Context: an optimization exercise on an open-source flow, tuned for small area, a short achievable clock period and few clock cycles per item. The choices shown serve that exercise and are no tape-out recipe.
The series may have gaps, and a smaller design here may also do less where the tests do not look.
No functional check of the RTL was part of any run shown here.
Power is estimated from default activity; no workload was simulated.

run_1/m1.png
(1 px per um)
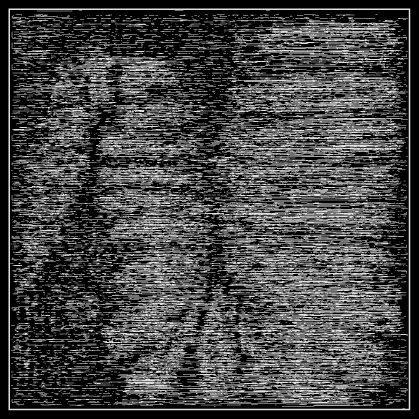
run_1/m2.png
(1.5 px per um)
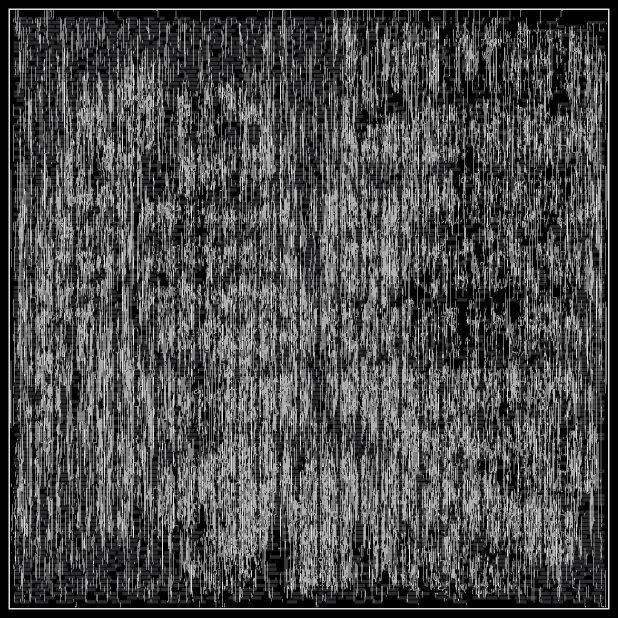
run_1/m3.png
(2 px per um)
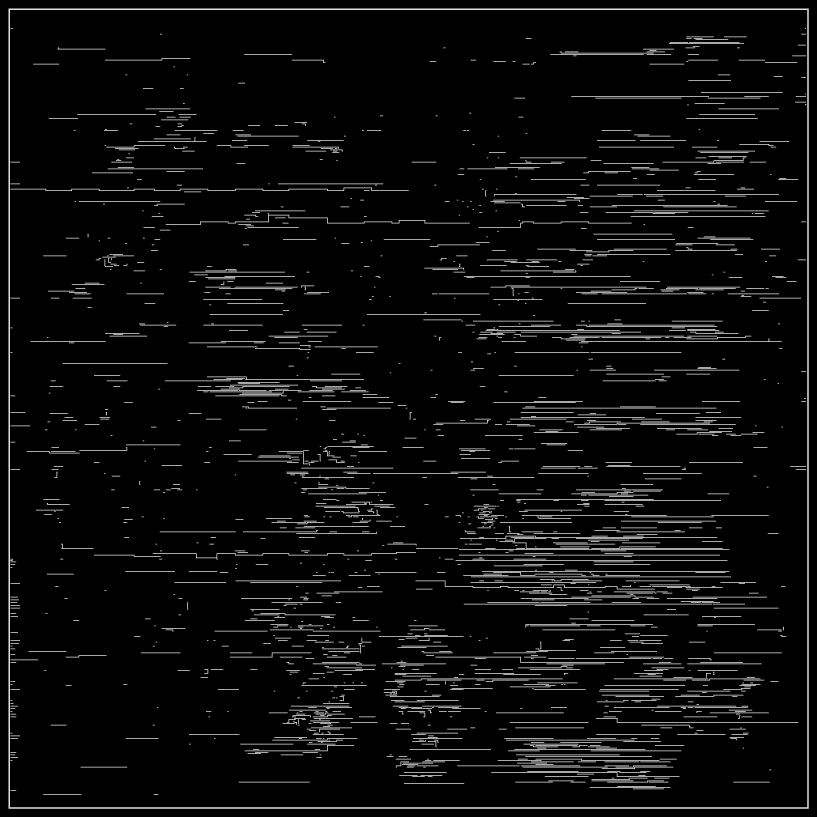
===== flow/config.mk =====
export PLATFORM = sky130hd
export DESIGN_NAME = divider
export DESIGN_NICKNAME = divider
export VERILOG_FILES = /design/flow/design.v
export SDC_FILE = /design/flow/constraint.sdc
export NUM_CORES = 4
export LEC_CHECK = 0
export ABC_AREA = 1
export CAP_MARGIN = 20
export CORE_MARGIN = 2
export CORE_UTILIZATION = 60
export CTS_CLUSTER_DIAMETER = 100
export CTS_CLUSTER_SIZE = 25
export SETUP_SLACK_MARGIN = 2.6
export SLEW_MARGIN = 20

===== flow/constraint.sdc =====
create_clock -name core_clock -period 4.5 [get_ports {clk}]
set_input_delay 0.9000 -clock core_clock [delete_from_list [all_inputs] [get_ports {clk}]]
set_output_delay 0.9000 -clock core_clock [all_outputs]
set_load 0.01 [all_outputs]

===== flow/design.v =====
module divider #
(
    parameter N = 32
)
(
    input wire [N-1:0] dividend,
    input wire [N-1:0] divisor,
    input wire start,
    input wire rst,
    input wire clk,
    output wire [N-1:0] quotient,
    output wire [N-1:0] remainder,
    output wire done
);
    wire [N-1:0] xq0 = dividend;
    wire [N-1:0] d0 = divisor;
    wire v0 = start;
    wire [0:0] c0 = xq0[N-1];
    wire [1:0] s0 = {1'b0, c0} - {1'b0, d0[0:0]};
    wire ge0 = ~s0[1] & ~|d0[N-1:1];
    wire [0:0] df0 = s0[0:0];
    wire [0:0] r1 = ge0 ? df0 : c0;
    wire [N-1:0] xq1 = {xq0[N-2:0], ge0};
    wire [N-1:0] d1 = d0;
    wire v1 = v0;
    reg [0:0] r1_q;
    reg [N-1:0] xq1_q;
    reg [N-1:0] d1_q;
    reg v1_q;
    always @(posedge clk) begin
        r1_q <= r1;
        xq1_q <= xq1;
        d1_q <= d1;
    end
    always @(posedge clk, posedge rst) begin
        if (rst) v1_q <= 1'b0;
        else v1_q <= v1;
    end
    wire [1:0] c1 = {r1_q, xq1_q[N-1]};
    wire [2:0] s1 = {1'b0, c1} - {1'b0, d1_q[1:0]};
    wire ge1 = ~s1[2] & ~|d1_q[N-1:2];
    wire [1:0] df1 = s1[1:0];
    wire [1:0] r2 = ge1 ? df1 : c1;
    wire [N-1:0] xq2 = {xq1_q[N-2:0], ge1};
    wire [N-1:0] d2 = d1_q;
    wire v2 = v1_q;
    reg [1:0] r2_q;
    reg [N-1:0] xq2_q;
    reg [N-1:0] d2_q;
    reg v2_q;
    always @(posedge clk) begin
        r2_q <= r2;
        xq2_q <= xq2;
        d2_q <= d2;
    end
    always @(posedge clk, posedge rst) begin
        if (rst) v2_q <= 1'b0;
        else v2_q <= v2;
    end
    wire [2:0] c2 = {r2_q, xq2_q[N-1]};
    wire [3:0] s2 = {1'b0, c2} - {1'b0, d2_q[2:0]};
    wire ge2 = ~s2[3] & ~|d2_q[N-1:3];
    wire [2:0] df2 = s2[2:0];
    wire [2:0] r3 = ge2 ? df2 : c2;
    wire [N-1:0] xq3 = {xq2_q[N-2:0], ge2};
    wire [N-1:0] d3 = d2_q;
    wire v3 = v2_q;
    reg [2:0] r3_q;
    reg [N-1:0] xq3_q;
    reg [N-1:0] d3_q;
    reg v3_q;
    always @(posedge clk) begin
        r3_q <= r3;
        xq3_q <= xq3;
        d3_q <= d3;
    end
    always @(posedge clk, posedge rst) begin
        if (rst) v3_q <= 1'b0;
        else v3_q <= v3;
    end
    wire [3:0] c3 = {r3_q, xq3_q[N-1]};
    wire [4:0] s3 = {1'b0, c3} - {1'b0, d3_q[3:0]};
    wire ge3 = ~s3[4] & ~|d3_q[N-1:4];
    wire [3:0] df3 = s3[3:0];
    wire [3:0] r4 = ge3 ? df3 : c3;
    wire [N-1:0] xq4 = {xq3_q[N-2:0], ge3};
    wire [N-1:0] d4 = d3_q;
    wire v4 = v3_q;
    reg [3:0] r4_q;
    reg [N-1:0] xq4_q;
    reg [N-1:0] d4_q;
    reg v4_q;
    always @(posedge clk) begin
        r4_q <= r4;
        xq4_q <= xq4;
        d4_q <= d4;
    end
    always @(posedge clk, posedge rst) begin
        if (rst) v4_q <= 1'b0;
        else v4_q <= v4;
    end
    wire [4:0] c4 = {r4_q, xq4_q[N-1]};
    wire [5:0] s4 = {1'b0, c4} - {1'b0, d4_q[4:0]};
    wire ge4 = ~s4[5] & ~|d4_q[N-1:5];
    wire [4:0] df4 = s4[4:0];
    wire [4:0] r5 = ge4 ? df4 : c4;
    wire [N-1:0] xq5 = {xq4_q[N-2:0], ge4};
    wire [N-1:0] d5 = d4_q;
    wire v5 = v4_q;
    reg [4:0] r5_q;
    reg [N-1:0] xq5_q;
    reg [N-1:0] d5_q;
    reg v5_q;
    always @(posedge clk) begin
        r5_q <= r5;
        xq5_q <= xq5;
        d5_q <= d5;
    end
    always @(posedge clk, posedge rst) begin
        if (rst) v5_q <= 1'b0;
        else v5_q <= v5;
    end
    wire [5:0] c5 = {r5_q, xq5_q[N-1]};
    wire [6:0] s5 = {1'b0, c5} - {1'b0, d5_q[5:0]};
    wire ge5 = ~s5[6] & ~|d5_q[N-1:6];
    wire [5:0] df5 = s5[5:0];
    wire [5:0] r6 = ge5 ? df5 : c5;
    wire [N-1:0] xq6 = {xq5_q[N-2:0], ge5};
    wire [N-1:0] d6 = d5_q;
    wire v6 = v5_q;
    reg [5:0] r6_q;
    reg [N-1:0] xq6_q;
    reg [N-1:0] d6_q;
    reg v6_q;
    always @(posedge clk) begin
        r6_q <= r6;
        xq6_q <= xq6;
        d6_q <= d6;
    end
    always @(posedge clk, posedge rst) begin
        if (rst) v6_q <= 1'b0;
        else v6_q <= v6;
    end
    wire [6:0] c6 = {r6_q, xq6_q[N-1]};
    wire [7:0] s6 = {1'b0, c6} - {1'b0, d6_q[6:0]};
    wire ge6 = ~s6[7] & ~|d6_q[N-1:7];
    wire [6:0] df6 = s6[6:0];
    wire [6:0] r7 = ge6 ? df6 : c6;
    wire [N-1:0] xq7 = {xq6_q[N-2:0], ge6};
    wire [N-1:0] d7 = d6_q;
    wire v7 = v6_q;
    reg [6:0] r7_q;
    reg [N-1:0] xq7_q;
    reg [N-1:0] d7_q;
    reg v7_q;
    always @(posedge clk) begin
        r7_q <= r7;
        xq7_q <= xq7;
        d7_q <= d7;
    end
    always @(posedge clk, posedge rst) begin
        if (rst) v7_q <= 1'b0;
        else v7_q <= v7;
    end
    wire [7:0] c7 = {r7_q, xq7_q[N-1]};
    wire [8:0] s7 = {1'b0, c7} - {1'b0, d7_q[7:0]};
    wire ge7 = ~s7[8] & ~|d7_q[N-1:8];
    wire [7:0] df7 = s7[7:0];
    wire [7:0] r8 = ge7 ? df7 : c7;
    wire [N-1:0] xq8 = {xq7_q[N-2:0], ge7};
    wire [N-1:0] d8 = d7_q;
    wire v8 = v7_q;
    reg [7:0] r8_q;
    reg [N-1:0] xq8_q;
    reg [N-1:0] d8_q;
    reg v8_q;
    always @(posedge clk) begin
        r8_q <= r8;
        xq8_q <= xq8;
        d8_q <= d8;
    end
    always @(posedge clk, posedge rst) begin
        if (rst) v8_q <= 1'b0;
        else v8_q <= v8;
    end
    wire [8:0] c8 = {r8_q, xq8_q[N-1]};
    wire [9:0] s8 = {1'b0, c8} - {1'b0, d8_q[8:0]};
    wire ge8 = ~s8[9] & ~|d8_q[N-1:9];
    wire [8:0] df8 = s8[8:0];
    wire [8:0] r9 = ge8 ? df8 : c8;
    wire [N-1:0] xq9 = {xq8_q[N-2:0], ge8};
    wire [N-1:0] d9 = d8_q;
    wire v9 = v8_q;
    reg [8:0] r9_q;
    reg [N-1:0] xq9_q;
    reg [N-1:0] d9_q;
    reg v9_q;
    always @(posedge clk) begin
        r9_q <= r9;
        xq9_q <= xq9;
        d9_q <= d9;
    end
    always @(posedge clk, posedge rst) begin
        if (rst) v9_q <= 1'b0;
        else v9_q <= v9;
    end
    wire [9:0] c9 = {r9_q, xq9_q[N-1]};
    wire [10:0] s9 = {1'b0, c9} - {1'b0, d9_q[9:0]};
    wire ge9 = ~s9[10] & ~|d9_q[N-1:10];
    wire [9:0] df9 = s9[9:0];
    wire [9:0] r10 = ge9 ? df9 : c9;
    wire [N-1:0] xq10 = {xq9_q[N-2:0], ge9};
    wire [N-1:0] d10 = d9_q;
    wire v10 = v9_q;
    reg [9:0] r10_q;
    reg [N-1:0] xq10_q;
    reg [N-1:0] d10_q;
    reg v10_q;
    always @(posedge clk) begin
        r10_q <= r10;
        xq10_q <= xq10;
        d10_q <= d10;
    end
    always @(posedge clk, posedge rst) begin
        if (rst) v10_q <= 1'b0;
        else v10_q <= v10;
    end
    wire [10:0] c10 = {r10_q, xq10_q[N-1]};
    wire [11:0] s10 = {1'b0, c10} - {1'b0, d10_q[10:0]};
    wire ge10 = ~s10[11] & ~|d10_q[N-1:11];
    wire [10:0] df10 = s10[10:0];
    wire [10:0] r11 = ge10 ? df10 : c10;
    wire [N-1:0] xq11 = {xq10_q[N-2:0], ge10};
    wire [N-1:0] d11 = d10_q;
    wire v11 = v10_q;
    reg [10:0] r11_q;
    reg [N-1:0] xq11_q;
    reg [N-1:0] d11_q;
    reg v11_q;
    always @(posedge clk) begin
        r11_q <= r11;
        xq11_q <= xq11;
        d11_q <= d11;
    end
    always @(posedge clk, posedge rst) begin
        if (rst) v11_q <= 1'b0;
        else v11_q <= v11;
    end
    wire [11:0] c11 = {r11_q, xq11_q[N-1]};
    wire [12:0] s11 = {1'b0, c11} - {1'b0, d11_q[11:0]};
    wire ge11 = ~s11[12] & ~|d11_q[N-1:12];
    wire [11:0] df11 = s11[11:0];
    wire [11:0] r12 = ge11 ? df11 : c11;
    wire [N-1:0] xq12 = {xq11_q[N-2:0], ge11};
    wire [N-1:0] d12 = d11_q;
    wire v12 = v11_q;
    reg [11:0] r12_q;
    reg [N-1:0] xq12_q;
    reg [N-1:0] d12_q;
    reg v12_q;
    always @(posedge clk) begin
        r12_q <= r12;
        xq12_q <= xq12;
        d12_q <= d12;
    end
    always @(posedge clk, posedge rst) begin
        if (rst) v12_q <= 1'b0;
        else v12_q <= v12;
    end
    wire [12:0] c12 = {r12_q, xq12_q[N-1]};
    wire [13:0] s12 = {1'b0, c12} - {1'b0, d12_q[12:0]};
    wire ge12 = ~s12[13] & ~|d12_q[N-1:13];
    wire [12:0] df12 = s12[12:0];
    wire [12:0] r13 = ge12 ? df12 : c12;
    wire [N-1:0] xq13 = {xq12_q[N-2:0], ge12};
    wire [N-1:0] d13 = d12_q;
    wire v13 = v12_q;
    reg [12:0] r13_q;
    reg [N-1:0] xq13_q;
    reg [N-1:0] d13_q;
    reg v13_q;
    always @(posedge clk) begin
        r13_q <= r13;
        xq13_q <= xq13;
        d13_q <= d13;
    end
    always @(posedge clk, posedge rst) begin
        if (rst) v13_q <= 1'b0;
        else v13_q <= v13;
    end
    wire [13:0] c13 = {r13_q, xq13_q[N-1]};
    wire [14:0] s13 = {1'b0, c13} - {1'b0, d13_q[13:0]};
    wire ge13 = ~s13[14] & ~|d13_q[N-1:14];
    wire [13:0] df13 = s13[13:0];
    wire [13:0] r14 = ge13 ? df13 : c13;
    wire [N-1:0] xq14 = {xq13_q[N-2:0], ge13};
    wire [N-1:0] d14 = d13_q;
    wire v14 = v13_q;
    reg [13:0] r14_q;
    reg [N-1:0] xq14_q;
    reg [N-1:0] d14_q;
    reg v14_q;
    always @(posedge clk) begin
        r14_q <= r14;
        xq14_q <= xq14;
        d14_q <= d14;
    end
    always @(posedge clk, posedge rst) begin
        if (rst) v14_q <= 1'b0;
        else v14_q <= v14;
    end
    wire [14:0] c14 = {r14_q, xq14_q[N-1]};
    wire [15:0] s14 = {1'b0, c14} - {1'b0, d14_q[14:0]};
    wire ge14 = ~s14[15] & ~|d14_q[N-1:15];
    wire [14:0] df14 = s14[14:0];
    wire [14:0] r15 = ge14 ? df14 : c14;
    wire [N-1:0] xq15 = {xq14_q[N-2:0], ge14};
    wire [N-1:0] d15 = d14_q;
    wire v15 = v14_q;
    reg [14:0] r15_q;
    reg [N-1:0] xq15_q;
    reg [N-1:0] d15_q;
    reg v15_q;
    always @(posedge clk) begin
        r15_q <= r15;
        xq15_q <= xq15;
        d15_q <= d15;
    end
    always @(posedge clk, posedge rst) begin
        if (rst) v15_q <= 1'b0;
        else v15_q <= v15;
    end
    wire [15:0] c15 = {r15_q, xq15_q[N-1]};
    wire [16:0] s15 = {1'b0, c15} - {1'b0, d15_q[15:0]};
    wire ge15 = ~s15[16] & ~|d15_q[N-1:16];
    wire [15:0] df15 = s15[15:0];
    wire [15:0] r16 = ge15 ? df15 : c15;
    wire [N-1:0] xq16 = {xq15_q[N-2:0], ge15};
    wire [N-1:0] d16 = d15_q;
    wire v16 = v15_q;
    reg [15:0] r16_q;
    reg [N-1:0] xq16_q;
    reg [N-1:0] d16_q;
    reg v16_q;
    always @(posedge clk) begin
        r16_q <= r16;
        xq16_q <= xq16;
        d16_q <= d16;
    end
    always @(posedge clk, posedge rst) begin
        if (rst) v16_q <= 1'b0;
        else v16_q <= v16;
    end
    wire [16:0] c16 = {r16_q, xq16_q[N-1]};
    wire [17:0] s16 = {1'b0, c16} - {1'b0, d16_q[16:0]};
    wire ge16 = ~s16[17] & ~|d16_q[N-1:17];
    wire [16:0] df16 = s16[16:0];
    wire [16:0] r17 = ge16 ? df16 : c16;
    wire [N-1:0] xq17 = {xq16_q[N-2:0], ge16};
    wire [N-1:0] d17 = d16_q;
    wire v17 = v16_q;
    reg [16:0] r17_q;
    reg [N-1:0] xq17_q;
    reg [N-1:0] d17_q;
    reg v17_q;
    always @(posedge clk) begin
        r17_q <= r17;
        xq17_q <= xq17;
        d17_q <= d17;
    end
    always @(posedge clk, posedge rst) begin
        if (rst) v17_q <= 1'b0;
        else v17_q <= v17;
    end
    wire [17:0] c17 = {r17_q, xq17_q[N-1]};
    wire [18:0] s17 = {1'b0, c17} - {1'b0, d17_q[17:0]};
    wire ge17 = ~s17[18] & ~|d17_q[N-1:18];
    wire [17:0] df17 = s17[17:0];
    wire [17:0] r18 = ge17 ? df17 : c17;
    wire [N-1:0] xq18 = {xq17_q[N-2:0], ge17};
    wire [N-1:0] d18 = d17_q;
    wire v18 = v17_q;
    reg [17:0] r18_q;
    reg [N-1:0] xq18_q;
    reg [N-1:0] d18_q;
    reg v18_q;
    always @(posedge clk) begin
        r18_q <= r18;
        xq18_q <= xq18;
        d18_q <= d18;
    end
    always @(posedge clk, posedge rst) begin
        if (rst) v18_q <= 1'b0;
        else v18_q <= v18;
    end
    wire [18:0] c18 = {r18_q, xq18_q[N-1]};
    wire [19:0] s18 = {1'b0, c18} - {1'b0, d18_q[18:0]};
    wire ge18 = ~s18[19] & ~|d18_q[N-1:19];
    wire [18:0] df18 = s18[18:0];
    wire [18:0] r19 = ge18 ? df18 : c18;
    wire [N-1:0] xq19 = {xq18_q[N-2:0], ge18};
    wire [N-1:0] d19 = d18_q;
    wire v19 = v18_q;
    reg [18:0] r19_q;
    reg [N-1:0] xq19_q;
    reg [N-1:0] d19_q;
    reg v19_q;
    always @(posedge clk) begin
        r19_q <= r19;
        xq19_q <= xq19;
        d19_q <= d19;
    end
    always @(posedge clk, posedge rst) begin
        if (rst) v19_q <= 1'b0;
        else v19_q <= v19;
    end
    wire [19:0] c19 = {r19_q, xq19_q[N-1]};
    wire [20:0] s19 = {1'b0, c19} - {1'b0, d19_q[19:0]};
    wire ge19 = ~s19[20] & ~|d19_q[N-1:20];
    wire [19:0] df19 = s19[19:0];
    wire [19:0] r20 = ge19 ? df19 : c19;
    wire [N-1:0] xq20 = {xq19_q[N-2:0], ge19};
    wire [N-1:0] d20 = d19_q;
    wire v20 = v19_q;
    reg [19:0] r20_q;
    reg [N-1:0] xq20_q;
    reg [N-1:0] d20_q;
    reg v20_q;
    always @(posedge clk) begin
        r20_q <= r20;
        xq20_q <= xq20;
        d20_q <= d20;
    end
    always @(posedge clk, posedge rst) begin
        if (rst) v20_q <= 1'b0;
        else v20_q <= v20;
    end
    wire [20:0] c20 = {r20_q, xq20_q[N-1]};
    wire [21:0] s20 = {1'b0, c20} - {1'b0, d20_q[20:0]};
    wire ge20 = ~s20[21] & ~|d20_q[N-1:21];
    wire [20:0] df20 = s20[20:0];
    wire [20:0] r21 = ge20 ? df20 : c20;
    wire [N-1:0] xq21 = {xq20_q[N-2:0], ge20};
    wire [N-1:0] d21 = d20_q;
    wire v21 = v20_q;
    reg [20:0] r21_q;
    reg [N-1:0] xq21_q;
    reg [N-1:0] d21_q;
    reg v21_q;
    always @(posedge clk) begin
        r21_q <= r21;
        xq21_q <= xq21;
        d21_q <= d21;
    end
    always @(posedge clk, posedge rst) begin
        if (rst) v21_q <= 1'b0;
        else v21_q <= v21;
    end
    wire [21:0] c21 = {r21_q, xq21_q[N-1]};
    wire [22:0] s21 = {1'b0, c21} - {1'b0, d21_q[21:0]};
    wire ge21 = ~s21[22] & ~|d21_q[N-1:22];
    wire [21:0] df21 = s21[21:0];
    wire [21:0] r22 = ge21 ? df21 : c21;
    wire [N-1:0] xq22 = {xq21_q[N-2:0], ge21};
    wire [N-1:0] d22 = d21_q;
    wire v22 = v21_q;
    reg [21:0] r22_q;
    reg [N-1:0] xq22_q;
    reg [N-1:0] d22_q;
    reg v22_q;
    always @(posedge clk) begin
        r22_q <= r22;
        xq22_q <= xq22;
        d22_q <= d22;
    end
    always @(posedge clk, posedge rst) begin
        if (rst) v22_q <= 1'b0;
        else v22_q <= v22;
    end
    wire [22:0] c22 = {r22_q, xq22_q[N-1]};
    wire [23:0] s22 = {1'b0, c22} - {1'b0, d22_q[22:0]};
    wire ge22 = ~s22[23] & ~|d22_q[N-1:23];
    wire [22:0] df22 = s22[22:0];
    wire [22:0] r23 = ge22 ? df22 : c22;
    wire [N-1:0] xq23 = {xq22_q[N-2:0], ge22};
    wire [N-1:0] d23 = d22_q;
    wire v23 = v22_q;
    reg [22:0] r23_q;
    reg [N-1:0] xq23_q;
    reg [N-1:0] d23_q;
    reg v23_q;
    always @(posedge clk) begin
        r23_q <= r23;
        xq23_q <= xq23;
        d23_q <= d23;
    end
    always @(posedge clk, posedge rst) begin
        if (rst) v23_q <= 1'b0;
        else v23_q <= v23;
    end
    wire [23:0] c23 = {r23_q, xq23_q[N-1]};
    wire [24:0] s23 = {1'b0, c23} - {1'b0, d23_q[23:0]};
    wire ge23 = ~s23[24] & ~|d23_q[N-1:24];
    wire [23:0] df23 = s23[23:0];
    wire [23:0] r24 = ge23 ? df23 : c23;
    wire [N-1:0] xq24 = {xq23_q[N-2:0], ge23};
    wire [N-1:0] d24 = d23_q;
    wire v24 = v23_q;
    reg [23:0] r24_q;
    reg [N-1:0] xq24_q;
    reg [N-1:0] d24_q;
    reg v24_q;
    always @(posedge clk) begin
        r24_q <= r24;
        xq24_q <= xq24;
        d24_q <= d24;
    end
    always @(posedge clk, posedge rst) begin
        if (rst) v24_q <= 1'b0;
        else v24_q <= v24;
    end
    wire [24:0] c24 = {r24_q, xq24_q[N-1]};
    wire [25:0] s24 = {1'b0, c24} - {1'b0, d24_q[24:0]};
    wire ge24 = ~s24[25] & ~|d24_q[N-1:25];
    wire [24:0] df24 = s24[24:0];
    wire [24:0] r25 = ge24 ? df24 : c24;
    wire [N-1:0] xq25 = {xq24_q[N-2:0], ge24};
    wire [N-1:0] d25 = d24_q;
    wire v25 = v24_q;
    reg [24:0] r25_q;
    reg [N-1:0] xq25_q;
    reg [N-1:0] d25_q;
    reg v25_q;
    always @(posedge clk) begin
        r25_q <= r25;
        xq25_q <= xq25;
        d25_q <= d25;
    end
    always @(posedge clk, posedge rst) begin
        if (rst) v25_q <= 1'b0;
        else v25_q <= v25;
    end
    wire [25:0] c25 = {r25_q, xq25_q[N-1]};
    wire [26:0] s25 = {1'b0, c25} - {1'b0, d25_q[25:0]};
    wire ge25 = ~s25[26] & ~|d25_q[N-1:26];
    wire [25:0] df25 = s25[25:0];
    wire [25:0] r26 = ge25 ? df25 : c25;
    wire [N-1:0] xq26 = {xq25_q[N-2:0], ge25};
    wire [N-1:0] d26 = d25_q;
    wire v26 = v25_q;
    reg [25:0] r26_q;
    reg [N-1:0] xq26_q;
    reg [N-1:0] d26_q;
    reg v26_q;
    always @(posedge clk) begin
        r26_q <= r26;
        xq26_q <= xq26;
        d26_q <= d26;
    end
    always @(posedge clk, posedge rst) begin
        if (rst) v26_q <= 1'b0;
        else v26_q <= v26;
    end
    wire [26:0] c26 = {r26_q, xq26_q[N-1]};
    wire [27:0] s26 = {1'b0, c26} - {1'b0, d26_q[26:0]};
    wire ge26 = ~s26[27] & ~|d26_q[N-1:27];
    wire [26:0] df26 = s26[26:0];
    wire [26:0] r27 = ge26 ? df26 : c26;
    wire [N-1:0] xq27 = {xq26_q[N-2:0], ge26};
    wire [N-1:0] d27 = d26_q;
    wire v27 = v26_q;
    reg [26:0] r27_q;
    reg [N-1:0] xq27_q;
    reg [N-1:0] d27_q;
    reg v27_q;
    always @(posedge clk) begin
        r27_q <= r27;
        xq27_q <= xq27;
        d27_q <= d27;
    end
    always @(posedge clk, posedge rst) begin
        if (rst) v27_q <= 1'b0;
        else v27_q <= v27;
    end
    wire [27:0] c27 = {r27_q, xq27_q[N-1]};
    wire [28:0] s27 = {1'b0, c27} - {1'b0, d27_q[27:0]};
    wire ge27 = ~s27[28] & ~|d27_q[N-1:28];
    wire [27:0] df27 = s27[27:0];
    wire [27:0] r28 = ge27 ? df27 : c27;
    wire [N-1:0] xq28 = {xq27_q[N-2:0], ge27};
    wire [N-1:0] d28 = d27_q;
    wire v28 = v27_q;
    reg [27:0] r28_q;
    reg [N-1:0] xq28_q;
    reg [N-1:0] d28_q;
    reg v28_q;
    always @(posedge clk) begin
        r28_q <= r28;
        xq28_q <= xq28;
        d28_q <= d28;
    end
    always @(posedge clk, posedge rst) begin
        if (rst) v28_q <= 1'b0;
        else v28_q <= v28;
    end
    wire [28:0] c28 = {r28_q, xq28_q[N-1]};
    wire [29:0] s28 = {1'b0, c28} - {1'b0, d28_q[28:0]};
    wire ge28 = ~s28[29] & ~|d28_q[N-1:29];
    wire [28:0] df28 = s28[28:0];
    wire [28:0] r29 = ge28 ? df28 : c28;
    wire [N-1:0] xq29 = {xq28_q[N-2:0], ge28};
    wire [N-1:0] d29 = d28_q;
    wire v29 = v28_q;
    reg [28:0] r29_q;
    reg [N-1:0] xq29_q;
    reg [N-1:0] d29_q;
    reg v29_q;
    always @(posedge clk) begin
        r29_q <= r29;
        xq29_q <= xq29;
        d29_q <= d29;
    end
    always @(posedge clk, posedge rst) begin
        if (rst) v29_q <= 1'b0;
        else v29_q <= v29;
    end
    wire [29:0] c29 = {r29_q, xq29_q[N-1]};
    wire [30:0] s29 = {1'b0, c29} - {1'b0, d29_q[29:0]};
    wire ge29 = ~s29[30] & ~|d29_q[N-1:30];
    wire [29:0] df29 = s29[29:0];
    wire [29:0] r30 = ge29 ? df29 : c29;
    wire [N-1:0] xq30 = {xq29_q[N-2:0], ge29};
    wire [N-1:0] d30 = d29_q;
    wire v30 = v29_q;
    reg [29:0] r30_q;
    reg [N-1:0] xq30_q;
    reg [N-1:0] d30_q;
    reg v30_q;
    always @(posedge clk) begin
        r30_q <= r30;
        xq30_q <= xq30;
        d30_q <= d30;
    end
    always @(posedge clk, posedge rst) begin
        if (rst) v30_q <= 1'b0;
        else v30_q <= v30;
    end
    wire [30:0] c30 = {r30_q, xq30_q[N-1]};
    wire [31:0] s30 = {1'b0, c30} - {1'b0, d30_q[30:0]};
    wire ge30 = ~s30[31] & ~|d30_q[N-1:31];
    wire [30:0] df30 = s30[30:0];
    wire [30:0] r31 = ge30 ? df30 : c30;
    wire [N-1:0] xq31 = {xq30_q[N-2:0], ge30};
    wire [N-1:0] d31 = d30_q;
    wire v31 = v30_q;
    reg [30:0] r31_q;
    reg [N-1:0] xq31_q;
    reg [N-1:0] d31_q;
    reg v31_q;
    always @(posedge clk) begin
        r31_q <= r31;
        xq31_q <= xq31;
        d31_q <= d31;
    end
    always @(posedge clk, posedge rst) begin
        if (rst) v31_q <= 1'b0;
        else v31_q <= v31;
    end
    wire [31:0] c31 = {r31_q, xq31_q[N-1]};
    wire [32:0] s31 = {1'b0, c31} - {1'b0, d31_q[31:0]};
    wire ge31 = ~s31[32];
    wire [31:0] df31 = s31[31:0];
    wire [31:0] r32 = ge31 ? df31 : c31;
    wire [N-1:0] xq32 = {xq31_q[N-2:0], ge31};
    wire [N-1:0] d32 = d31_q;
    wire v32 = v31_q;
    reg [31:0] r32_q;
    reg [N-1:0] xq32_q;
    reg v32_q;
    always @(posedge clk) begin
        r32_q <= r32;
        xq32_q <= xq32;
    end
    always @(posedge clk, posedge rst) begin
        if (rst) v32_q <= 1'b0;
        else v32_q <= v32;
    end
    assign quotient = xq32_q;
    assign remainder = r32_q;
    assign done = v32_q;
endmodule

===== flow/run.sh =====
#!/bin/bash
# synth_recipe.tcl (not shown) runs the flow's synth.tcl, then flattens the netlist and writes it again
# the make line also repeats each setting of config.mk as NAME=value (left out here)
make -C /OpenROAD-flow-scripts/flow DESIGN_CONFIG=/design/flow/config.mk WORK_HOME=/design/flow/orfs CLKGATE_MAP_FILE= SYNTH_SCRIPT=/design/flow/synth_recipe.tcl finish

==> qor.yml, run 1 <==
worst_setup_path:
  reg2reg_to: "r30_q[3]"
  crit_required_ns: 3.60
  cp-end-kind: "primary output"
  worst-path-buf-inv: 1
  crit_chain: "buf_2"
  regToRegSetupSlack_ns: 2.27
  worst_path_largest_cell_delay_ns: 0.39
  slowest_stage: "dfrtp_1"
  r2r_cells: 13
  setup.worst_path.start_class: "flop"
  critPathMaxFanout: 1
  worstPathArrival_ns: 1.34
timing:
  fin_crit_ns: 2.24
  skew_ns: 0.0565
  drv_slew: 0
  rsz0062_at_grt: "yes"
  max_freq_mhz: 446
  setup_violations: 0
  finalCritPeriodShare_pct: 49.8
  hold_violations: 0
  worst_slew_pin_slew_ns: 1.07
  relSlewSlack_pct: 28.4
  tns_ns: 0
power:
  p_sw_w: 0.0142
  p_leak_nw: 57.3
  pwr-share-clk_pct: 24.6
  internal-power_w: 0.0334
  pwr-share-seq_pct: 52.8
  comb_power_share_pct: 22.6
  power_density_nw_per_um2: 396
  p_sw_share_pct: 29.9
  ir_worst_vdd_v: 0.000476
layout:
  area_growth_syn_to_layout_pct: 28.6
  fin_cells: 14000
  drive_above_1_share_pct: 29.5
  finalNetCount: 12600
  fillers: 9928
  final_common_cell: "nand2_1"
  layout_common_cells: "nand2_1, dfxtp_1, inv_1, nand2_2, buf_4"
global_route:
  antenna_found_initial: 8
  grt_usage_pct: 30.6
  grt_pass1_vias: 70300
  grt_pass1_wl_um: 382000
  grt_max_degree: 33
  overflow: 0
routing:
  vias_per_cell: 5.37
  vias: 75300
  post_drt_wl_per_cell_um: 19.2
  first_pass_iters: 9
  drcViolationCount: 0
  wl_um: 269000
worst_hold_path:
  holdPathStages: 0
  hp-start: "xq10_q[26]"
  hold-path-endpoint: "xq11_q[27]"
synthesis:
  syn-cell-area_sq_um: 93500
  ys_seq_area_share_pct: 55.4
  synth_enable_flop_cells: 0
  syn_nets: 11700
  yosys_most_used_dff: "dfxtp_1"
  synth-async-reset-ratio_pct: 1.24
  ys_types: 56
  synth_seq_cells: 2576
  syn-instance-count: 11100
  yosys_warnings: 1
cts:
  htree_levels: 3
  cts_inserted_buffers: 114
  postCtsHoldBufs: 0
  cts_tree: "built"
  clkLatencyLatePin_ns: 0.82
  cts.sinks: 2576
  clkTransAtPathRegs_ns: 0.11
  root_buffer: "clkbuf_16"
floorplanning:
  die_width_um: 399
  io_pins: 132
  initial_utilization_pct: 60.5
  rows: 144
  die-height_um: 399
  core_area_sq_um: 154000
  die-area_sq_um: 159000
placed_design:
  dp_cells: 13200
  port_buffers: 131
  place_congestion: 0.988
  hpwl_um: 172000
status:
  outcome: "complete, no violations"
job:
  drv_cap: 0
-- m1.png (at the start) --
longest straight run: 84.6 um
main direction: horizontal

-- m2.png (at the start) --
nets with wire on the layer: 10908
longest straight run: 198 um
share of all routed wire: 47%

-- m3.png (at the start) --
share of all routed wire: 7.4%
main direction: horizontal
wire length on this layer: 19900 um
longest straight run: 136 um
nets with wire on the layer: 1275

run 1: timing repair:
action / CTS / global route
buffers inserted: 348 / 240
setup endpoints to repair: 618 / 611
resized for setup: 2295 / 1524
gates cloned: 91 / 16
pin swaps: 426 / 615
run 1: logic make-up (layout without fill, tap and decap cells):
family | after synthesis | in the layout | share of synthesized area (%)
and+or+nand+nor | 5014 | 5085 | 21.8
DFF | 2576 | 2576 | 55.4
buffers and inverters | 1811 | 2612 | 7.51
AOI/OAI and AO/OA | 868 | 873 | 5.02
adders and majority gates | 558 | 558 | 7.72
xor gates and xnor gates | 273 | 273 | 2.56
other | 0 | 2 | 0
run 1: routing by layer:
metal / GRT usage (%) / wire [um] / vias up / share of wire [%]
li1: - / - / 36200 / -
met1: 41.0 / 111000 / 35400 / 41
met2: 51.2 / 128000 / 2992 / 47
met3: 4.55 / 19900 / 725 / 7.4
met4: 8.85 / 10600 / 6 / 3.9
met5: 0 / 48 / - / 0.018
run 1: power by group through the flow:
stage / Combinational [W] / Clock, W / Sequential, W
4_1_cts: 0.00908 / 0.0119 / 0.0250
3_5_place_dp: 0.00696 / 0 / 0.0254
5_1_grt: 0.0117 / 0.0127 / 0.0252
6_report: 0.0108 / 0.0117 / 0.0251
3_3_place_gp: 0.00687 / 0 / 0.0254
2_1_floorplan: 0.00511 / 0 / 0.0250
run 1: synthesized netlist by cell type (17+ instances only):
cell type	count	area share, %
nor3_1	71	0.38
nor2_1	603	2.4
nand2_2	28	0.19
inv_1	1709	6.9
xor2_1	119	1.1
o21ai_1	120	0.64
inv_2	17	0.068
and2_1	26	0.17
o21bai_1	50	0.40
dfxtp_1	2544	54
a21oi_1	398	2.1
buf_2	41	0.22
nand3_1	491	2.6
xnor2_1	154	1.4
a21o_1	29	0.23
nand3b_1	32	0.26
nand2_1	3527	14
ha_1	527	7.1
fa_1	31	0.66
nand4_1	109	0.73
nor4_1	82	0.55
dfrtp_1	32	0.86
o21ai_0	233	1.2
run 1: worst max path at each step:
stage	to	slack [ns]	depth (start not counted)
floorplan	r32_q[24]	2.58	16
global placement	r18_q[13]	1.66	15
detailed placement	r18_q[14]	1.59	15
CTS	done	2.22	1
global route	done	2.20	1
finish	done	2.26	1
run 1: stage by stage:
stage	power (W)	cell area [sq um]	hold WS [ns]	utilization [%]	worst slack, ns
final	0.0476	120000	0.314	77.8	2.26
after CTS	0.0460	112000	0.305	72.8	2.22
after global placement	0.0322	96900	0.310	62.8	1.66
after detailed placement	0.0323	96900	0.312	62.8	1.59
after floorplan	0.0302	93600	0.310	-	2.58
after global routing	0.0496	120000	0.319	77.8	2.20
run 1: final cells by class:
cell class,instances,area (sq um),share of cell area (%)
sequential,2576,52500,43.7
inverter,1727,6650,5.54
clock buffer,120,2900,2.41
multi-input combinational,6789,48100,40.0
clock inverter,12,267,0.222
timing repair inverter,12,160,0.133
tap,2044,2560,2.13
timing repair buffer,741,6990,5.82
antenna,2,5.00,0.00417
--- run 2: outline of the changes from run 1 ---
flow/design.v: 691 -> 7222 lines; modules unchanged: 0
  divider: edited, 691 -> 689 lines
  divider_step0: new, 13 lines
  divider_step1: new, 18 lines
  divider_step2: new, 34 lines
  divider_step3: new, 40 lines
  divider_step4: new, 57 lines
  divider_step5: new, 65 lines
  divider_step6: new, 73 lines
  divider_step7: new, 81 lines
  divider_step8: new, 108 lines
  divider_step9: new, 118 lines
  divider_step10: new, 128 lines
  divider_step11: new, 138 lines
  divider_step12: new, 148 lines
  divider_step13: new, 158 lines
  divider_step14: new, 168 lines
  divider_step15: new, 178 lines
  divider_step16: new, 223 lines
  divider_step17: new, 235 lines
  divider_step18: new, 247 lines
  divider_step19: new, 259 lines
  divider_step20: new, 271 lines
  divider_step21: new, 283 lines
  divider_step22: new, 295 lines
  divider_step23: new, 307 lines
  divider_step24: new, 319 lines
  divider_step25: new, 331 lines
  divider_step26: new, 343 lines
  divider_step27: new, 355 lines
  divider_step28: new, 367 lines
  and 3 more new or edited modules
==> module divider_step17 as of run 2 <==
module divider_step17 (
    input wire [17:0] c,
    input wire [17:0] d,
    input wire z,
    output wire ge,
    output wire [17:0] r
);
    wire [17:0] g_0 = ~c & d;
    wire [17:0] p_0 = ~c | d;
    wire [17:0] g_1, p_1;
    assign g_1[0] = g_0[0];
    assign p_1[0] = p_0[0];
    assign g_1[1] = g_0[1] | (p_0[1] & g_0[0]);
    assign p_1[1] = p_0[1] & p_0[0];
    assign g_1[2] = g_0[2];
    assign p_1[2] = p_0[2];
    assign g_1[3] = g_0[3] | (p_0[3] & g_0[2]);
    assign p_1[3] = p_0[3] & p_0[2];
    assign g_1[4] = g_0[4];
    assign p_1[4] = p_0[4];
    assign g_1[5] = g_0[5] | (p_0[5] & g_0[4]);
    assign p_1[5] = p_0[5] & p_0[4];
    assign g_1[6] = g_0[6];
    assign p_1[6] = p_0[6];
    assign g_1[7] = g_0[7] | (p_0[7] & g_0[6]);
    assign p_1[7] = p_0[7] & p_0[6];
    assign g_1[8] = g_0[8];
    assign p_1[8] = p_0[8];
    assign g_1[9] = g_0[9] | (p_0[9] & g_0[8]);
    assign p_1[9] = p_0[9] & p_0[8];
    assign g_1[10] = g_0[10];
    assign p_1[10] = p_0[10];
    assign g_1[11] = g_0[11] | (p_0[11] & g_0[10]);
    assign p_1[11] = p_0[11] & p_0[10];
    assign g_1[12] = g_0[12];
    assign p_1[12] = p_0[12];
    assign g_1[13] = g_0[13] | (p_0[13] & g_0[12]);
    assign p_1[13] = p_0[13] & p_0[12];
    assign g_1[14] = g_0[14];
    assign p_1[14] = p_0[14];
    assign g_1[15] = g_0[15] | (p_0[15] & g_0[14]);
    assign p_1[15] = p_0[15] & p_0[14];
    assign g_1[16] = g_0[16];
    assign p_1[16] = p_0[16];
    assign g_1[17] = g_0[17] | (p_0[17] & g_0[16]);
    assign p_1[17] = p_0[17] & p_0[16];
    wire [17:0] g_2, p_2;
    assign g_2[0] = g_1[0];
    assign p_2[0] = p_1[0];
    assign g_2[1] = g_1[1];
    assign p_2[1] = p_1[1];
    assign g_2[2] = g_1[2];
    assign p_2[2] = p_1[2];
    assign g_2[3] = g_1[3] | (p_1[3] & g_1[1]);
    assign p_2[3] = p_1[3] & p_1[1];
    assign g_2[4] = g_1[4];
    assign p_2[4] = p_1[4];
    assign g_2[5] = g_1[5] | (p_1[5] & g_1[3]);
    assign p_2[5] = p_1[5] & p_1[3];
    assign g_2[6] = g_1[6];
    assign p_2[6] = p_1[6];
    assign g_2[7] = g_1[7] | (p_1[7] & g_1[5]);
    assign p_2[7] = p_1[7] & p_1[5];
    assign g_2[8] = g_1[8];
    assign p_2[8] = p_1[8];
    assign g_2[9] = g_1[9] | (p_1[9] & g_1[7]);
    assign p_2[9] = p_1[9] & p_1[7];
    assign g_2[10] = g_1[10];
    assign p_2[10] = p_1[10];
    assign g_2[11] = g_1[11] | (p_1[11] & g_1[9]);
    assign p_2[11] = p_1[11] & p_1[9];
    assign g_2[12] = g_1[12];
    assign p_2[12] = p_1[12];
    assign g_2[13] = g_1[13] | (p_1[13] & g_1[11]);
    assign p_2[13] = p_1[13] & p_1[11];
    assign g_2[14] = g_1[14];
    assign p_2[14] = p_1[14];
    assign g_2[15] = g_1[15] | (p_1[15] & g_1[13]);
    assign p_2[15] = p_1[15] & p_1[13];
    assign g_2[16] = g_1[16];
    assign p_2[16] = p_1[16];
    assign g_2[17] = g_1[17] | (p_1[17] & g_1[15]);
    assign p_2[17] = p_1[17] & p_1[15];
    wire [17:0] g_3, p_3;
    assign g_3[0] = g_2[0];
    assign p_3[0] = p_2[0];
    assign g_3[1] = g_2[1];
    assign p_3[1] = p_2[1];
    assign g_3[2] = g_2[2];
    assign p_3[2] = p_2[2];
    assign g_3[3] = g_2[3];
    assign p_3[3] = p_2[3];
    assign g_3[4] = g_2[4];
    assign p_3[4] = p_2[4];
    assign g_3[5] = g_2[5] | (p_2[5] & g_2[1]);
    assign p_3[5] = p_2[5] & p_2[1];
    assign g_3[6] = g_2[6];
    assign p_3[6] = p_2[6];
    assign g_3[7] = g_2[7] | (p_2[7] & g_2[3]);
    assign p_3[7] = p_2[7] & p_2[3];
    assign g_3[8] = g_2[8];
    assign p_3[8] = p_2[8];
    assign g_3[9] = g_2[9] | (p_2[9] & g_2[5]);
    assign p_3[9] = p_2[9] & p_2[5];
    assign g_3[10] = g_2[10];
    assign p_3[10] = p_2[10];
    assign g_3[11] = g_2[11] | (p_2[11] & g_2[7]);
    assign p_3[11] = p_2[11] & p_2[7];
    assign g_3[12] = g_2[12];
    assign p_3[12] = p_2[12];
    assign g_3[13] = g_2[13] | (p_2[13] & g_2[9]);
    assign p_3[13] = p_2[13] & p_2[9];
    assign g_3[14] = g_2[14];
    assign p_3[14] = p_2[14];
    assign g_3[15] = g_2[15] | (p_2[15] & g_2[11]);
    assign p_3[15] = p_2[15] & p_2[11];
    assign g_3[16] = g_2[16];
    assign p_3[16] = p_2[16];
    assign g_3[17] = g_2[17] | (p_2[17] & g_2[13]);
    assign p_3[17] = p_2[17] & p_2[13];
    wire [17:0] g_4, p_4;
    assign g_4[0] = g_3[0];
    assign p_4[0] = p_3[0];
    assign g_4[1] = g_3[1];
    assign p_4[1] = p_3[1];
    assign g_4[2] = g_3[2];
    assign p_4[2] = p_3[2];
    assign g_4[3] = g_3[3];
    assign p_4[3] = p_3[3];
    assign g_4[4] = g_3[4];
    assign p_4[4] = p_3[4];
    assign g_4[5] = g_3[5];
    assign p_4[5] = p_3[5];
    assign g_4[6] = g_3[6];
    assign p_4[6] = p_3[6];
    assign g_4[7] = g_3[7];
    assign p_4[7] = p_3[7];
    assign g_4[8] = g_3[8];
    assign p_4[8] = p_3[8];
    assign g_4[9] = g_3[9] | (p_3[9] & g_3[1]);
    assign p_4[9] = p_3[9] & p_3[1];
    assign g_4[10] = g_3[10];
    assign p_4[10] = p_3[10];
    assign g_4[11] = g_3[11] | (p_3[11] & g_3[3]);
    assign p_4[11] = p_3[11] & p_3[3];
    assign g_4[12] = g_3[12];
    assign p_4[12] = p_3[12];
    assign g_4[13] = g_3[13] | (p_3[13] & g_3[5]);
    assign p_4[13] = p_3[13] & p_3[5];
    assign g_4[14] = g_3[14];
    assign p_4[14] = p_3[14];
    assign g_4[15] = g_3[15] | (p_3[15] & g_3[7]);
    assign p_4[15] = p_3[15] & p_3[7];
    assign g_4[16] = g_3[16];
    assign p_4[16] = p_3[16];
    assign g_4[17] = g_3[17] | (p_3[17] & g_3[9]);
    assign p_4[17] = p_3[17] & p_3[9];
    wire [17:0] g_5, p_5;
    assign g_5[0] = g_4[0];
    assign p_5[0] = p_4[0];
    assign g_5[1] = g_4[1];
    assign p_5[1] = p_4[1];
    assign g_5[2] = g_4[2];
    assign p_5[2] = p_4[2];
    assign g_5[3] = g_4[3];
    assign p_5[3] = p_4[3];
    assign g_5[4] = g_4[4];
    assign p_5[4] = p_4[4];
    assign g_5[5] = g_4[5];
    assign p_5[5] = p_4[5];
    assign g_5[6] = g_4[6];
    assign p_5[6] = p_4[6];
    assign g_5[7] = g_4[7];
    assign p_5[7] = p_4[7];
    assign g_5[8] = g_4[8];
    assign p_5[8] = p_4[8];
    assign g_5[9] = g_4[9];
    assign p_5[9] = p_4[9];
    assign g_5[10] = g_4[10];
    assign p_5[10] = p_4[10];
    assign g_5[11] = g_4[11];
    assign p_5[11] = p_4[11];
    assign g_5[12] = g_4[12];
    assign p_5[12] = p_4[12];
    assign g_5[13] = g_4[13];
    assign p_5[13] = p_4[13];
    assign g_5[14] = g_4[14];
    assign p_5[14] = p_4[14];
    assign g_5[15] = g_4[15];
    assign p_5[15] = p_4[15];
    assign g_5[16] = g_4[16];
    assign p_5[16] = p_4[16];
    assign g_5[17] = g_4[17] | (p_4[17] & g_4[1]);
    assign p_5[17] = p_4[17] & p_4[1];
    wire [17:0] g_6, p_6;
    assign g_6[0] = g_5[0];
    assign p_6[0] = p_5[0];
    assign g_6[1] = g_5[1];
    assign p_6[1] = p_5[1];
    assign g_6[2] = g_5[2] | (p_5[2] & g_5[1]);
    assign p_6[2] = p_5[2] & p_5[1];
    assign g_6[3] = g_5[3];
    assign p_6[3] = p_5[3];
    assign g_6[4] = g_5[4] | (p_5[4] & g_5[3]);
    assign p_6[4] = p_5[4] & p_5[3];
    assign g_6[5] = g_5[5];
    assign p_6[5] = p_5[5];
    assign g_6[6] = g_5[6] | (p_5[6] & g_5[5]);
    assign p_6[6] = p_5[6] & p_5[5];
    assign g_6[7] = g_5[7];
    assign p_6[7] = p_5[7];
    assign g_6[8] = g_5[8] | (p_5[8] & g_5[7]);
    assign p_6[8] = p_5[8] & p_5[7];
    assign g_6[9] = g_5[9];
    assign p_6[9] = p_5[9];
    assign g_6[10] = g_5[10] | (p_5[10] & g_5[9]);
    assign p_6[10] = p_5[10] & p_5[9];
    assign g_6[11] = g_5[11];
    assign p_6[11] = p_5[11];
    assign g_6[12] = g_5[12] | (p_5[12] & g_5[11]);
    assign p_6[12] = p_5[12] & p_5[11];
    assign g_6[13] = g_5[13];
    assign p_6[13] = p_5[13];
    assign g_6[14] = g_5[14] | (p_5[14] & g_5[13]);
    assign p_6[14] = p_5[14] & p_5[13];
    assign g_6[15] = g_5[15];
    assign p_6[15] = p_5[15];
    assign g_6[16] = g_5[16] | (p_5[16] & g_5[15]);
    assign p_6[16] = p_5[16] & p_5[15];
    assign g_6[17] = g_5[17];
    assign p_6[17] = p_5[17];
    wire [17:0] bi = {g_6[16:0], 1'b0};
    assign ge = ~g_6[17] & z;
    assign r = c ^ ({18{ge}} & (d ^ bi));
endmodule
==> module divider_step6 as of run 2 <==
module divider_step6 (
    input wire [6:0] c,
    input wire [6:0] d,
    input wire z,
    output wire ge,
    output wire [6:0] r
);
    wire [6:0] g_0 = ~c & d;
    wire [6:0] p_0 = ~c | d;
    wire [6:0] g_1, p_1;
    assign g_1[0] = g_0[0];
    assign p_1[0] = p_0[0];
    assign g_1[1] = g_0[1] | (p_0[1] & g_0[0]);
    assign p_1[1] = p_0[1] & p_0[0];
    assign g_1[2] = g_0[2];
    assign p_1[2] = p_0[2];
    assign g_1[3] = g_0[3] | (p_0[3] & g_0[2]);
    assign p_1[3] = p_0[3] & p_0[2];
    assign g_1[4] = g_0[4];
    assign p_1[4] = p_0[4];
    assign g_1[5] = g_0[5] | (p_0[5] & g_0[4]);
    assign p_1[5] = p_0[5] & p_0[4];
    assign g_1[6] = g_0[6];
    assign p_1[6] = p_0[6];
    wire [6:0] g_2, p_2;
    assign g_2[0] = g_1[0];
    assign p_2[0] = p_1[0];
    assign g_2[1] = g_1[1];
    assign p_2[1] = p_1[1];
    assign g_2[2] = g_1[2];
    assign p_2[2] = p_1[2];
    assign g_2[3] = g_1[3] | (p_1[3] & g_1[1]);
    assign p_2[3] = p_1[3] & p_1[1];
    assign g_2[4] = g_1[4];
    assign p_2[4] = p_1[4];
    assign g_2[5] = g_1[5] | (p_1[5] & g_1[3]);
    assign p_2[5] = p_1[5] & p_1[3];
    assign g_2[6] = g_1[6];
    assign p_2[6] = p_1[6];
    wire [6:0] g_3, p_3;
    assign g_3[0] = g_2[0];
    assign p_3[0] = p_2[0];
    assign g_3[1] = g_2[1];
    assign p_3[1] = p_2[1];
    assign g_3[2] = g_2[2];
    assign p_3[2] = p_2[2];
    assign g_3[3] = g_2[3];
    assign p_3[3] = p_2[3];
    assign g_3[4] = g_2[4];
    assign p_3[4] = p_2[4];
    assign g_3[5] = g_2[5] | (p_2[5] & g_2[1]);
    assign p_3[5] = p_2[5] & p_2[1];
    assign g_3[6] = g_2[6];
    assign p_3[6] = p_2[6];
    wire [6:0] g_4, p_4;
    assign g_4[0] = g_3[0];
    assign p_4[0] = p_3[0];
    assign g_4[1] = g_3[1];
    assign p_4[1] = p_3[1];
    assign g_4[2] = g_3[2] | (p_3[2] & g_3[1]);
    assign p_4[2] = p_3[2] & p_3[1];
    assign g_4[3] = g_3[3];
    assign p_4[3] = p_3[3];
    assign g_4[4] = g_3[4] | (p_3[4] & g_3[3]);
    assign p_4[4] = p_3[4] & p_3[3];
    assign g_4[5] = g_3[5];
    assign p_4[5] = p_3[5];
    assign g_4[6] = g_3[6] | (p_3[6] & g_3[5]);
    assign p_4[6] = p_3[6] & p_3[5];
    wire [6:0] bi = {g_4[5:0], 1'b0};
    assign ge = ~g_4[6] & z;
    assign r = c ^ ({7{ge}} & (d ^ bi));
endmodule
==> module divider_step7 as of run 2 <==
module divider_step7 (
    input wire [7:0] c,
    input wire [7:0] d,
    input wire z,
    output wire ge,
    output wire [7:0] r
);
    wire [7:0] g_0 = ~c & d;
    wire [7:0] p_0 = ~c | d;
    wire [7:0] g_1, p_1;
    assign g_1[0] = g_0[0];
    assign p_1[0] = p_0[0];
    assign g_1[1] = g_0[1] | (p_0[1] & g_0[0]);
    assign p_1[1] = p_0[1] & p_0[0];
    assign g_1[2] = g_0[2];
    assign p_1[2] = p_0[2];
    assign g_1[3] = g_0[3] | (p_0[3] & g_0[2]);
    assign p_1[3] = p_0[3] & p_0[2];
    assign g_1[4] = g_0[4];
    assign p_1[4] = p_0[4];
    assign g_1[5] = g_0[5] | (p_0[5] & g_0[4]);
    assign p_1[5] = p_0[5] & p_0[4];
    assign g_1[6] = g_0[6];
    assign p_1[6] = p_0[6];
    assign g_1[7] = g_0[7] | (p_0[7] & g_0[6]);
    assign p_1[7] = p_0[7] & p_0[6];
    wire [7:0] g_2, p_2;
    assign g_2[0] = g_1[0];
    assign p_2[0] = p_1[0];
    assign g_2[1] = g_1[1];
    assign p_2[1] = p_1[1];
    assign g_2[2] = g_1[2];
    assign p_2[2] = p_1[2];
    assign g_2[3] = g_1[3] | (p_1[3] & g_1[1]);
    assign p_2[3] = p_1[3] & p_1[1];
    assign g_2[4] = g_1[4];
    assign p_2[4] = p_1[4];
    assign g_2[5] = g_1[5] | (p_1[5] & g_1[3]);
    assign p_2[5] = p_1[5] & p_1[3];
    assign g_2[6] = g_1[6];
    assign p_2[6] = p_1[6];
    assign g_2[7] = g_1[7] | (p_1[7] & g_1[5]);
    assign p_2[7] = p_1[7] & p_1[5];
    wire [7:0] g_3, p_3;
    assign g_3[0] = g_2[0];
    assign p_3[0] = p_2[0];
    assign g_3[1] = g_2[1];
    assign p_3[1] = p_2[1];
    assign g_3[2] = g_2[2];
    assign p_3[2] = p_2[2];
    assign g_3[3] = g_2[3];
    assign p_3[3] = p_2[3];
    assign g_3[4] = g_2[4];
    assign p_3[4] = p_2[4];
    assign g_3[5] = g_2[5] | (p_2[5] & g_2[1]);
    assign p_3[5] = p_2[5] & p_2[1];
    assign g_3[6] = g_2[6];
    assign p_3[6] = p_2[6];
    assign g_3[7] = g_2[7] | (p_2[7] & g_2[3]);
    assign p_3[7] = p_2[7] & p_2[3];
    wire [7:0] g_4, p_4;
    assign g_4[0] = g_3[0];
    assign p_4[0] = p_3[0];
    assign g_4[1] = g_3[1];
    assign p_4[1] = p_3[1];
    assign g_4[2] = g_3[2] | (p_3[2] & g_3[1]);
    assign p_4[2] = p_3[2] & p_3[1];
    assign g_4[3] = g_3[3];
    assign p_4[3] = p_3[3];
    assign g_4[4] = g_3[4] | (p_3[4] & g_3[3]);
    assign p_4[4] = p_3[4] & p_3[3];
    assign g_4[5] = g_3[5];
    assign p_4[5] = p_3[5];
    assign g_4[6] = g_3[6] | (p_3[6] & g_3[5]);
    assign p_4[6] = p_3[6] & p_3[5];
    assign g_4[7] = g_3[7];
    assign p_4[7] = p_3[7];
    wire [7:0] bi = {g_4[6:0], 1'b0};
    assign ge = ~g_4[7] & z;
    assign r = c ^ ({8{ge}} & (d ^ bi));
endmodule
==> module divider_step4 as of run 2 <==
module divider_step4 (
    input wire [4:0] c,
    input wire [4:0] d,
    input wire z,
    output wire ge,
    output wire [4:0] r
);
    wire [4:0] g_0 = ~c & d;
    wire [4:0] p_0 = ~c | d;
    wire [4:0] g_1, p_1;
    assign g_1[0] = g_0[0];
    assign p_1[0] = p_0[0];
    assign g_1[1] = g_0[1] | (p_0[1] & g_0[0]);
    assign p_1[1] = p_0[1] & p_0[0];
    assign g_1[2] = g_0[2];
    assign p_1[2] = p_0[2];
    assign g_1[3] = g_0[3] | (p_0[3] & g_0[2]);
    assign p_1[3] = p_0[3] & p_0[2];
    assign g_1[4] = g_0[4];
    assign p_1[4] = p_0[4];
    wire [4:0] g_2, p_2;
    assign g_2[0] = g_1[0];
    assign p_2[0] = p_1[0];
    assign g_2[1] = g_1[1];
    assign p_2[1] = p_1[1];
    assign g_2[2] = g_1[2];
    assign p_2[2] = p_1[2];
    assign g_2[3] = g_1[3] | (p_1[3] & g_1[1]);
    assign p_2[3] = p_1[3] & p_1[1];
    assign g_2[4] = g_1[4];
    assign p_2[4] = p_1[4];
    wire [4:0] g_3, p_3;
    assign g_3[0] = g_2[0];
    assign p_3[0] = p_2[0];
    assign g_3[1] = g_2[1];
    assign p_3[1] = p_2[1];
    assign g_3[2] = g_2[2];
    assign p_3[2] = p_2[2];
    assign g_3[3] = g_2[3];
    assign p_3[3] = p_2[3];
    assign g_3[4] = g_2[4];
    assign p_3[4] = p_2[4];
    wire [4:0] g_4, p_4;
    assign g_4[0] = g_3[0];
    assign p_4[0] = p_3[0];
    assign g_4[1] = g_3[1];
    assign p_4[1] = p_3[1];
    assign g_4[2] = g_3[2] | (p_3[2] & g_3[1]);
    assign p_4[2] = p_3[2] & p_3[1];
    assign g_4[3] = g_3[3];
    assign p_4[3] = p_3[3];
    assign g_4[4] = g_3[4] | (p_3[4] & g_3[3]);
    assign p_4[4] = p_3[4] & p_3[3];
    wire [4:0] bi = {g_4[3:0], 1'b0};
    assign ge = ~g_4[4] & z;
    assign r = c ^ ({5{ge}} & (d ^ bi));
endmodule
--- a/flow/config.mk
+++ b/flow/config.mk
@@ -12,4 +12,6 @@
 export CTS_CLUSTER_DIAMETER = 100
 export CTS_CLUSTER_SIZE = 25
-export SETUP_SLACK_MARGIN = 2.6
+export PLACE_DENSITY = 0.72
+export SETUP_SLACK_MARGIN = 2.3
 export SLEW_MARGIN = 20
+export SYNTH_HIERARCHICAL = 1
run_2/m3.png
(2 px per um)
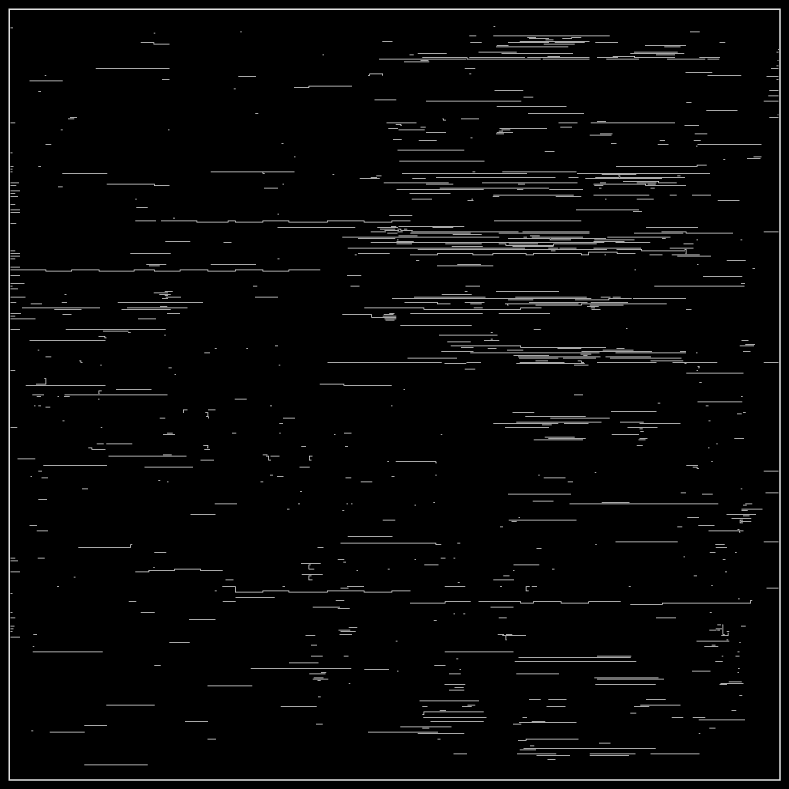
main direction: horizontal
longest straight run: 116 um
nets with wire on the layer: 533

run_2/m1.png
(1 px per um)
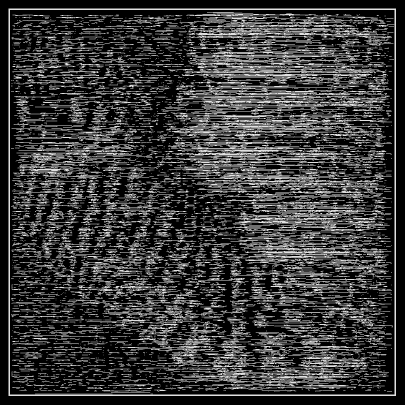
main direction: horizontal
wire length on this layer: 85.2 mm
share of all routed wire: 44%

run_2/m2.png
(1.5 px per um)
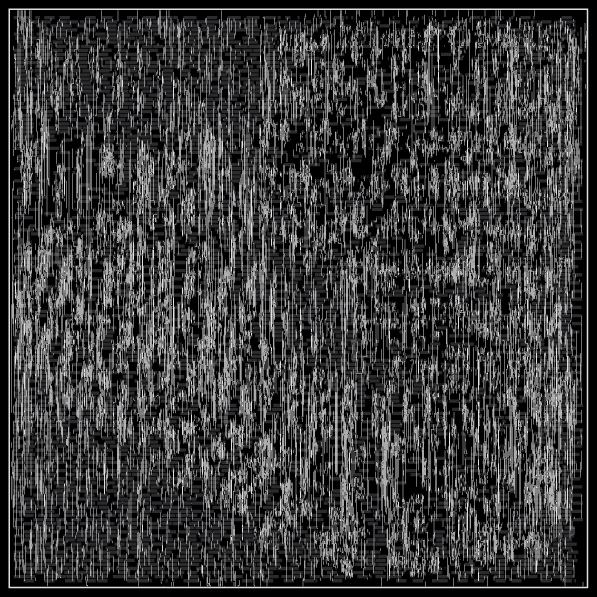
nets with wire on the layer: 8838
share of all routed wire: 48%
longest straight run: 115 um

==> run 2 against run 1 <==
Worst setup slack improved by 0.066 ns. Clock skew fell by 0.010 ns. Sequential power fell by 5%. Die area fell by 6.9%. Routed wire length fell by 29%. Utilization fell by 12 points. Final cell count fell by 11%. Combinational power fell by 51%.
==> qor.yml, run 2 <==
floorplanning:
  core_area_sq_um: 144000
  die_width_um: 385
  io_pins: 132
layout:
  fillers: 11800
  drive_above_1_share_pct: 13.7
  seqCellArea_sq_um: 49800
  multi_input_area_sq_um: 32100
  finalNetCount: 10600
  final_common_cell: "nand2_1"
  area_growth_syn_to_layout_pct: 8.98
routing:
  vias: 62200
  wl_um: 192000
  post_drt_wl_per_cell_um: 15.4
power:
  p_sw_share_pct: 27.2
  internal-power_w: 0.0293
  p_leak_nw: 46.5
  pwr-share-clk_pct: 27.6
  p_sw_w: 0.0109
  pwr-share-seq_pct: 59.2
  power_w: 0.0403
  power_density_nw_per_um2: 425
synthesis:
  ys_types: 64
  ys_top_cells_by_area: "dfxtp_1, nand2_1, inv_1"
  ys_top_cells_by_count: "nand2_1, dfxtp_1, inv_1"
  yosysMostFrequentCell: "nand2_1"
  syn-cell-area_sq_um: 86900
  synth_seq_cells: 2471
  synth_top_area_cell: "dfxtp_1"
  yosysTopAreaCellShare_pct: 56.2
  yosys_warnings: 7
  synth_enable_flop_cells: 0
  syn_nets: 10300
timing:
  relSlewSlack_pct: 18.3
  finalCritPeriodShare_pct: 48.3
  setup_ws_ns: 2.33
  setup_violations: 0
  skew_ns: 0.0461
  tns_ns: 0
  drv_slew: 0
  max_freq_mhz: 460
worst_setup_path:
  crit_chain: "buf_6"
  crit_path_end: "done"
  path_depth: 1
  crit_required_ns: 3.60
  worstPathArrival_ns: 1.27
  r2r_cells: 15
  worst_path_largest_cell_delay_ns: 0.38
  cp-end-kind: "primary output"
  setup.worst_path.start_class: "flop"
  slowest_stage: "dfrtp_1"
  worst-path-buf-inv: 1
cts:
  htree_levels: 3
  root_buffer: "clkbuf_16"
  cts_tree: "built"
  clkLatencyLatePin_ns: 0.77
  clkTransAtPathRegs_ns: 0.09
  cts_inserted_buffers: 110
  cts.sinks: 2471
placed_design:
  hpwl_um: 141000
  place_congestion: 0.903
job:
  drv_cap: 0
global_route:
  grt_pass1_wl_um: 300000
status:
  outcome: "complete, no violations"
run 2: layer usage:
metal	wire, um	vias to the layer above	GRT usage [%]
li1	-	32000	-
met3	9530	322	2.96
met5	0	-	0
met1	85200	28600	32.7
met2	92000	1278	44.0
met4	5550	0	7.29
run 2: modules after synthesis (local to each module, per instance), a selection:
module	flip-flops and latches	cell area [sq um]	cells	times used
divider_step4	0	294	59	1
divider_step7	0	490	101	1
divider_step12	0	786	166	1
divider_step25	0	1830	391	1
divider_step6	0	435	84	1
divider_step14	0	1040	206	1
run 2: layout make-up:
class / count / share of cell area (%)
Multi-Input combinational cell: 6323 / 33.9
Clock inverter: 14 / 0.287
Sequential cell: 2471 / 52.5
Clock buffer: 116 / 2.93
Timing Repair Buffer: 209 / 2.02
Inverter: 1437 / 5.79
Tap cell: 1903 / 2.51
Antenna cell: 1 / 0.00264
Timing Repair inverter: 2 / 0.0304
run 2: kinds of logic (layout without fill, tap and decap cells):
kind of cell | Yosys count | after routing | share of synthesized area, %
DFF | 2471 | 2471 | 57.1
and+or+nand+nor | 5289 | 5310 | 27.6
other | 1 | 2 | 0.00432
AOI/OAI and AO/OA | 591 | 591 | 3.91
buffers and inverters | 1501 | 1778 | 7.10
xor gates and xnor gates | 421 | 421 | 4.31
run 2: timing repair:
action,in CTS,in global routing
gates resized for setup,322,323
hold buffers,0,0
buffers inserted,10,63
cloned,9,18
pin swaps,6,84
setup endpoints to repair,236,265
run 2: power by group through the flow:
stage	Sequential (W)	Clock (W)	Combinational [W]
floorplan	0.0240	0	0.00374
global placement	0.0243	0	0.00481
detailed placement	0.0243	0	0.00494
CTS	0.0238	0.0114	0.00496
global route	0.0240	0.0122	0.00597
finish	0.0238	0.0111	0.00532
run 2: how the worst min path moves through the flow:
stage	start	endpoint	slack [ns]	cells past startpoint
floorplan	d9_q[10]	d10_q[10]	0.31	0
global placement	xq7_q[16]	xq8_q[17]	0.31	0
detailed placement	xq10_q[5]	xq11_q[6]	0.31	0
CTS	xq19_q[12]	xq20_q[13]	0.30	0
global route	divisor[13]	d3_q[13]	0.21	1
finish	divisor[13]	d3_q[13]	0.26	1
run 2: per-stage QoR:
stage / instance area (sq um) / util (%) / hold slack, ns / std cells
6_report: 94700 / 65.9 / 0.264 / 12500
5_1_grt: 94700 / 65.9 / 0.212 / 12500
4_1_cts: 93000 / 64.7 / 0.303 / 12400
3_5_place_dp: 89900 / 62.6 / 0.312 / 12200
3_3_place_gp: 89900 / 62.6 / 0.310 / 12200
2_1_floorplan: 87000 / - / 0.310 / 10300

==> afterwards: timing with drivers on the ports <==
No port has a modelled driver above. Below, the same layouts with a new extraction and two added sets of constraints. Step 1 assumes that a clkbuf_16 drives the clock port and a buf_2 every other input. Step 2 adds t to the input delays and takes it off the output delays; t is the mean of the earliest and latest rising clock arrival at the registers after step 1. Input paths then give back, and output paths get back, about the clock's delay inside the block. Slacks: ideal ports / drivers / drivers and shift; pairs: ideal ports / drivers.
run | t (ns) | setup WS [ns] | clock arrival spread, ns | slew at the worst register clock pin (ns)
run 1 | 0.861 | 2.259 / 2.176 / 2.017 | 0.094 / 0.095 | 0.12 / 0.12
run 2 | 0.837 | 2.325 / 2.246 / 1.618 | 0.063 / 0.062 | 0.11 / 0.11
After both steps every run listed still meets setup and hold. For run 2, which loses most, drivers alone change the setup slack by -0.079 ns; drivers and shift together by -0.707 ns.
